Source: an optimization exercise on an open RTL-to-GDS flow (aim: small area). Production flows keep margins and buffers that such runs may drop. Where RTL was checked, it was by simulation tests only, not by an equivalence proof against the original. The series may have gaps, and a smaller design here may also do less where the tests do not look. Function not checked in run 2: the RTL went through the layout flow alone.

`config.mk`:
```
export PLATFORM = sky130hd
export DESIGN_NAME = alu_32
export DESIGN_NICKNAME = alu_32
export VERILOG_FILES = /design/flow/design.v
export SDC_FILE = /design/flow/constraint.sdc
export NUM_CORES = 4
export LEC_CHECK = 0
export CAP_MARGIN = 20
export CORE_MARGIN = 2
export CORE_UTILIZATION = 40
export SLEW_MARGIN = 20
```
`constraint.sdc`:
```
create_clock -name core_clock -period 10.0 [get_ports {clk}]
set_input_delay 2.0000 -clock core_clock [delete_from_list [all_inputs] [get_ports {clk}]]
set_output_delay 2.0000 -clock core_clock [all_outputs]
set_load 0.01 [all_outputs]
```
`design.v`:
```
module alu_32(
    input clk, rst,
    input [31:0] a_in, b_in,
    input [3:0] select,
    output reg [31:0] y_out,
    output reg flag, carry_bit);
    always @ (posedge clk)
    begin
        if(rst)
        begin
            y_out=32'd0;
            carry_bit=1'd0;
            flag=1'b0;
        end
        else
        begin
            flag=1'b0;
            case(select)
                4'b0000:         
                begin
                    {carry_bit,y_out} = a_in + b_in;
                    if (carry_bit == 1'b1)
                        flag=1'b1;
                    else
                        flag=1'b0;
                end
                4'b0001: y_out=a_in - b_in;       
                4'b0010: y_out=a_in * b_in;       
                4'b0011: y_out=a_in >> b_in;      
                4'b0100: y_out=a_in << b_in;      
                4'b0101: y_out=a_in & b_in;       
                4'b0110: y_out=a_in | b_in;       
                4'b0111: y_out=a_in ^ b_in;       
                4'b1000: y_out= ~a_in;            
                default:
                        y_out=32'd0;
            endcase
        end
    end
endmodule
```
`run.sh`:
```
#!/bin/bash
# synth_recipe.tcl (not shown) runs the flow's synth.tcl, then flattens the netlist and writes it again
# the make line also repeats each setting of config.mk as NAME=value (left out here)
make -C /OpenROAD-flow-scripts/flow DESIGN_CONFIG=/design/flow/config.mk WORK_HOME=/design/flow/orfs CLKGATE_MAP_FILE= SYNTH_SCRIPT=/design/flow/synth_recipe.tcl finish
```
Figure 1. Routed metal, one colour a layer (run 1).
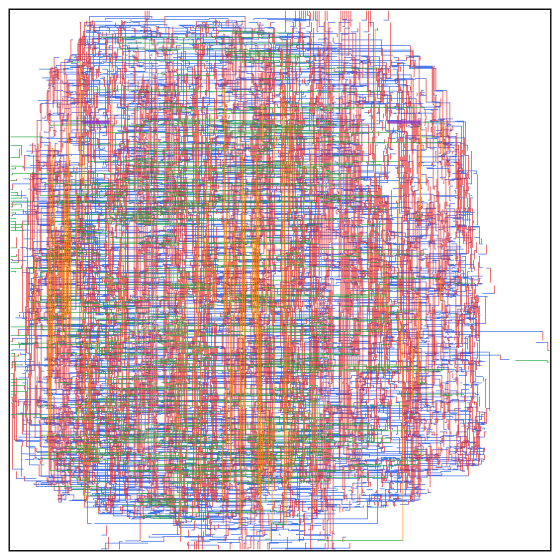
| colour | layer | wire length |
|---|---|---|
| purple | metal 5 | 24.8 um |
| green | metal 3 | 12,400 um |
| red | metal 2 | 45.8 mm |
| blue | metal 1 | 41.8 mm |
| orange | metal 4 | 8,270 um |
GRT Util Overall: 34.51%
drt wl/cell: 27.45 um
routed wire length: 108,200 um

Figure 2. Full-chip view from the flow's report step (run 1).
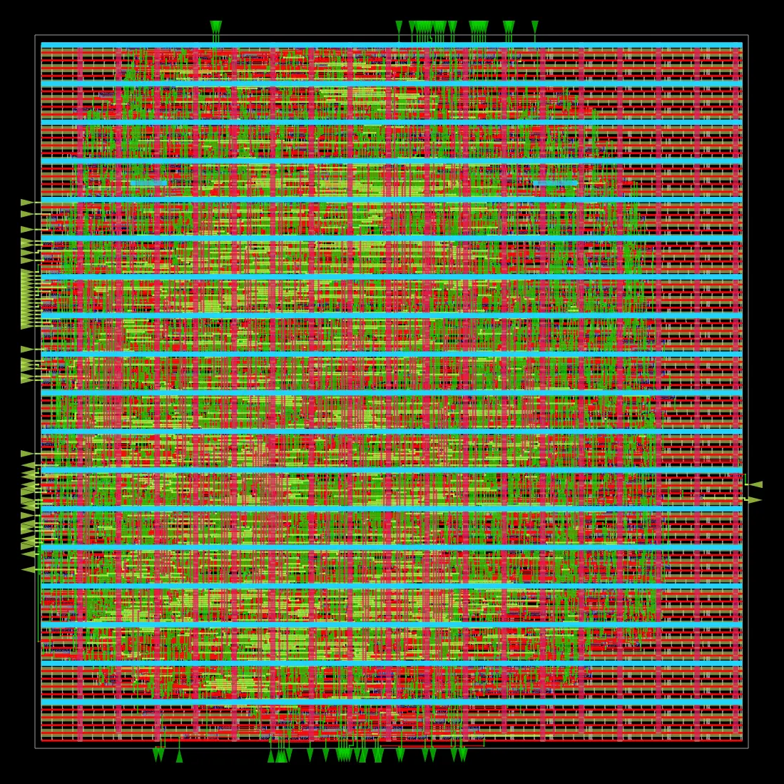
Design Area, Final: 0.02678 sq mm
total I/O pin count: 104
die area: 0.06302 sq mm
die height: 251.0 um
# rows: 90

Figure 3. Clock wires, drivers and flops (run 1).
Bar = 100 um.
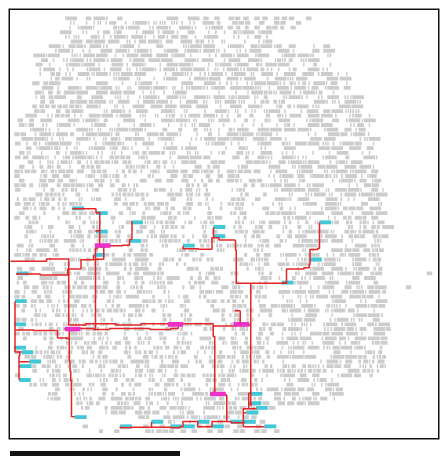
[magenta] clock drivers | count: 5
[red] clock wires | length: 1,030 um
[cyan] flip-flops | count: 34
routed clock nets: 6
worst skew pair latency: 0.31 ns
Worst Clk Skew: 0 ns

==> impl_results.md, run 1 <==
* Met2 usage at 51.77%
* Fill cells at 6,227
* Final setup fails at 0
* Ys async rst share at 0%
* Hold slack at 0.5063 ns
* Top cell category: multi-input combinational cells
* Buffering overhead at 7.785%
* GPL Wtd Cong at 1.019
* N_diodes at 4
* Placed cell areas at 0.02660 sq mm
* Seq. cell area at 680.7 sq um
* Cell mode on critical path: fa_1
* Most frequent cells in the layout: 467 x nor2_1, 458 x inv_1, 410 x fa_1
* TritonCTS clock tree: done
* Drt via density at 6.058
* Data arrival, critical path at 9.52 ns
* Multi-input logic area at 0.02105 sq mm
* Slew margin rel. at 22.69%
* CTS sink count at 34
* Max Cap Viol at 0
* Inverters at 480
* Most common cell after layout, fill and taps aside: nor2_1
* Initial DRC count at 2,962
* Synthesis Warnings at 1
* Max Freq at 0.1069 GHz
* Top-count cell post-synth: nor2_1
* Grt met3 use at 8.408%
* Final clock-cell share at 0.6355%
* Buf/Inv on CP at 7
* Grt peak-use layer: met2
* Inst Count DP at 3,931
* Met3 WL at 12,380 um
* Initial Utilization at 40.44%
* Residual DRC at 0
* Fraction of area in multi-input gates at 78.62%
* Req. time, crit path at 10.17 ns
* Largest cells by area after synthesis: fa_1 34%, ha_1 11%, nor2_1 7.2%, inv_1 7.0%, nand2_1 5.1%
* CTS Root Cell: clkbuf_16
* Area growth syn-to-layout at 9.687%
* Global route overflow at 0
* Net Count, Synth at 3,805
* Routed wl met2 at 45,810 um
* Final core utilization at 44.36%
* Die width at 251.0 um
* Setup TNS at 0 ns
* Unrepaired setup endpoints after global routing: no
* Tap cells at 782
* Postcts setup bufs at 0
* Status: complete, no violations
* Max reg flops at 32
* Core area at 0.06036 sq mm
* Largest delay share family, worst path: adder cells
* Repair and plain buffers at 245
* Fraction of layout cells with a size suffix above 1 at 7.190%
* Post-synth top area cell: fa_1
* Buffers on Ports at 103
* Final worst setup slack at 0.6459 ns
* Syn avg cell area at 7.857 sq um
* First-pass GRT wire length at 160,600 um
* Multi-input combinational cell count at 2,390
* CP Max Fanout at 7
* Synthesized flop and latch total at 34
* Synth top area share at 33.62%
* Largest net degree at the start of global routing at 59
* Seq cells at 34
* Max layer used: met5
* Sequential cell area fraction in the yosys report at 2.788%
* Cts bufs inserted at 5
* Critical Path Max Stage Delay at 0.52 ns
* Pre-Repair DR Iteration Count at 6
* Commonest cells in the netlist: 467 x nor2_1, 458 x inv_1, 410 x fa_1
* Dpl ws at 0.3161 ns
* Post-Syn Instances at 3,107
* Clk buf depth at 2
* Met1 Track Usage GR at 45.04%
* Least-Margin Pin Slew at 1.157 ns
* Final hold vios at 0
* Slew Viols, Final at 0
* Antenna Violating Nets Remaining at 0
* Ys flop type: dfxtp_1
* Hold Crit Class: reg -> reg
* Hold Buf Count CTS at 0
* Tcrit/Tclk final at 93.54%
* Vias in the first global route at 24,360
* Worst setup EP type: flop
* Library cells used by synthesis at 87
* Number of flops mapped to enable cells by yosys at 0
* Met1 wire length at 41,760 um
* Fraction of area in registers at 2.542%
* Clk slew on worst S/H paths at 0.07 ns
* Startpoint types: input port
* Post_cts resized at 0
* Cell Count, Final, Fillers Out at 3,943
* Via Count at 23,890
* Mapped cell area at 0.02441 sq mm
* Nets at 3,854
* HPWL after DPL at 84,800 um
* Initial antenna violation count at 3
* Slowest cell on crit path: clkinv_1
* Number of clock buffers in the layout at 5
* Tmin final at 9.354 ns
* # H-tree levels at 2
* Crit path kind: in -> reg
[run 1: cell families after synthesis]
group / share of synthesized area, %
compound gates: 16.56
xor+xnor: 3.086
fa+ha+maj: 44.80
buf+inv: 11.02
flops: 2.788
mux: 5.156
simple gates: 16.59
[run 1: path summary, 6_finish.rpt]
check                                            start                     end  slack [ns]  cells after the start
worst min-delay path            carry_bit$_SDFFE_PP0P_  carry_bit$_SDFFE_PP0P_        0.51                      2
worst max-delay path                           a_in[5]    y_out[29]$_SDFF_PP0_        0.65                     27
worst max register to register  carry_bit$_SDFFE_PP0P_  carry_bit$_SDFFE_PP0P_        9.33                      2
worst min register to register  carry_bit$_SDFFE_PP0P_  carry_bit$_SDFFE_PP0P_        0.51                      2
[run 1: worst reg2reg max path, cell delays in order (launching register included)]
cell and delay [ns]:
dfxtp_1 0.33, nor2_1 0.05, a211oi_1 0.21
--- run 2: outline of the changes from run 1 ---
design.v: 40 -> 1797 lines; modules unchanged: 0
  alu_32: edited, 40 -> 1797 lines
Figure 4. Clock wires, drivers and flops (run 2).
Bar = 50 um.
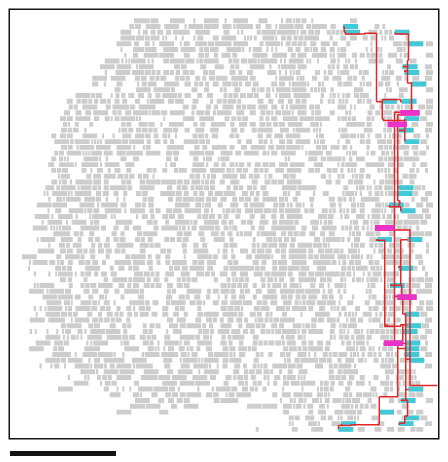
worst skew pair latency: 0.29 ns

Figure 5. Routed metal, one colour a layer (run 2).
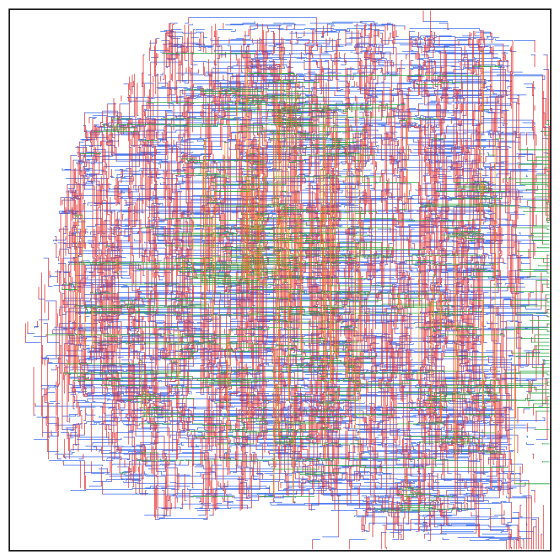
routed wire length: 68,960 um
Via Count: 16,640
GRT Util Overall: 33.00%
drt wl/cell: 23.93 um

Figure 6. The metal 4 layer (run 2).
Supply wires on this layer in grey.
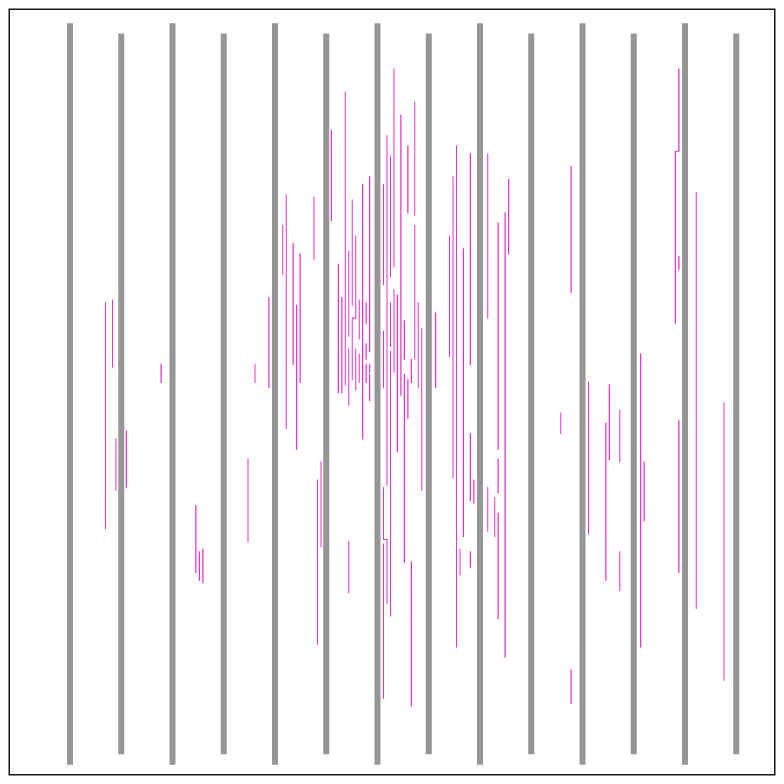
share of all routed wire: 4.3%
longest straight run: 133 um
nets with wire on the layer: 85
main direction: vertical

==> run 2 against run 1 <==
Effect of this change: the layout now fails its checks (setup timing); worst setup slack worse by 0.67 ns; via count down 30%; global-route usage down 1.5 points; routed wire length down 36%; highest routed layer is now met4; die area down 35%; first-iteration DRC count down 44%.
==> impl_results.md, run 2 <==
* Status: complete, but fails checks
* Failing Checks: setup timing
* First-pass GRT wire length at 102,400 um
* Beginning of the critical path: b_in[2]
* Slew Viols, Final at 0
* Antenna Violating Nets Remaining at 0
* Max Cap Viol at 0
* # H-tree levels at 2
* Slowest cell on crit path: or4_4
* Hold Crit Start: carry_bit$_SDFFE_PP0P_
* Tap cells at 518
* Cts bufs inserted at 5
* Synthesis Warnings at 1
* Top-count cell post-synth: inv_1
* CTS Root Cell: clkbuf_16
* Nets at 2,774
* Library cells used by synthesis at 57
* Worst Clk Skew at 0 ns
* Die height at 202.3 um
* Synth Area in Simple Gates at 8.624%
* Area share of xor/xnor cells in the synthesized design at 18.63%
* Largest delay share family, worst path: adder cells
* CTS sink count at 34
* GPL Wtd Cong at 0.9955
* Net Count, Synth at 2,322
* Core area at 0.03874 sq mm
* Fill cells at 3,579
* Buffers on Ports at 103
* Die width at 202.3 um
* Clk buf depth at 2
* Buf/Inv on CP at 7
* Final setup fails at 1
* Initial antenna violation count at 1
* Main combinational cell family by area after synthesis: adder cells
* Hold Crit Class: reg -> reg
* Commonest cells in the netlist: 273 x inv_1, 264 x o22ai_1, 244 x xnor2_1
* Critical Path Max Stage Delay at 0.53 ns
* Hold Buf Count CTS at 0
* # rows at 72
* Tcrit/Tclk final at 100.2%
* Buffering overhead at 23.89%
* Multi-input logic area at 0.01434 sq mm
* Reg2reg start: carry_bit$_SDFFE_PP0P_
* Placed cell areas at 0.02049 sq mm
* HPWL after DPL at 54,430 um
* Most frequent cells in the layout: 428 x buf_4, 261 x inv_1, 231 x xnor2_1
* Worst r2r path cells at 2
* CP Max Fanout at 5
* Final hold vios at 0
* Top cell category: multi-input combinational cells
* Drt via density at 5.777
* Largest cells by area after synthesis: fa_1 27%, xnor2_1 14%, o22ai_1 11%, ha_1 10%, inv_1 6.5%
* N_diodes at 2
* Number of flops mapped to enable cells by yosys at 0
* Post-Syn Instances at 1,908
* Vias in the first global route at 16,740
* Startpoint types: input port
* Design Area, Final at 0.02216 sq mm
* Pre-Repair DR Iteration Count at 8
* Residual DRC at 0
* Fraction of area in registers at 3.072%
* Unrepaired setup endpoints after global routing: yes
* Die area at 0.04092 sq mm
* Fraction of area in multi-input gates at 64.73%
* Repair and plain buffers at 600
* Cell mode on critical path: xnor2_1
* Worst setup EP type: flop
* Crit path kind: in -> reg
* Initial DRC count at 1,645
* Synthesized flop and latch total at 34
* Syn avg cell area at 8.243 sq um
* Complex-gate fraction of the synthesized area at 20.22%
* Number of clock buffers in the layout at 7
* Final worst setup slack at -0.02323 ns
* Total I/O pin count at 104
* TritonCTS clock tree: done
* Clk slew on worst S/H paths at 0.06 ns
* Fraction of layout cells with a size suffix above 1 at 30.58%
* Initial Utilization at 40.60%
* Hold EP: carry_bit$_SDFFE_PP0P_
* Hold path depth at 2
* Ys async rst share at 0%
* Data arrival, critical path at 10.23 ns
* Portion of netlist area occupied by mux cells at 0%
* Seq. cell area at 680.7 sq um
* Ys flop type: dfxtp_1
* Global route overflow at 0
* Seq cells at 34
* Synth Area in Adders at 37.53%
* Synth top area share at 27.11%
* Max Freq at 0.09977 GHz
* Mapped cell area at 0.01573 sq mm
* Largest net degree at the start of global routing at 43
* R2R Setup Slk at 9.34 ns
* Multi-input combinational cell count at 1,442
* Critical Path Sink: flag$_SDFF_PP0_
* Final clock-cell share at 0.6664%
* Post-synth top area cell: fa_1
* Sequential cell area fraction in the yosys report at 4.328%
* Req. time, crit path at 10.21 ns
* Max reg flops at 32
* R2R Path End: carry_bit$_SDFFE_PP0P_
* Slew margin rel. at 47.07%
* Crit path depth at 37
* Inverters at 277
* Least-Margin Pin Slew at 0.7739 ns
run 2: repair_timing:
| action | in CTS | in global routing |
|---|---|---|
| gates resized for setup | 119 | 182 |
| endpoints found under the setup margin | 6 | 4 |
| pin swaps | 112 | 80 |
| gates cloned | 3 | 3 |
| buffers inserted | 35 | 25 |
run 2: layer usage:
metal / routed length, um / up-vias / track usage [%]
met4: 2962 / 0 / 11.52
li1: - / 7320 / -
met3: 6596 / 205 / 4.982
met2: 30960 / 984 / 52.65
met1: 28440 / 8135 / 45.49
met5: 0 / - / 0
run 2: metrics by stage:
stage | hold slack [ns] | instances | setup WS [ns] | util [%] | TNS [ns]
floorplan | 0.5507 | 1908 | 0.01004 | - | 0
global placement | 0.5347 | 2807 | -1.080 | 52.90 | -4.389
detailed placement | 0.5391 | 2807 | -1.255 | 52.91 | -5.398
CTS | 0.5551 | 2853 | -0.1981 | 55.13 | -0.5763
global route | 0.6030 | 2879 | -0.3001 | 57.18 | -0.9774
finish | 0.5551 | 2881 | -0.02323 | 57.20 | -0.02323

[separate check: timing with driven ports]
No port has a modelled driver above. Below, the same layouts with a new extraction and two added sets of constraints.
Step 1: set_driving_cell puts a clkbuf_16 on clk and a buf_2 on each other input, an assumption about the parent block.
Step 2 moves the port delays by t, midway between the first and last clock arrival at a register: inputs arrive t later, outputs are due t later. That takes back most of the time a late clock gives input paths.
Slacks: ideal / step 1 / step 2; pairs: ideal / step 1.
run	shift t [ns]	setup slack, ns	clock arrival spread, ns	worst data-port slew with drivers (ns)
run 1	0.369	0.646 / 0.667 / 0.297	0.021 / 0.021	0.07
run 2	0.330	-0.023 / -0.024 / -0.353	0.008 / 0.007	0.07
The setup slack of run 1, which loses most, moves by +0.021 ns with the drivers and by -0.349 ns with both steps.
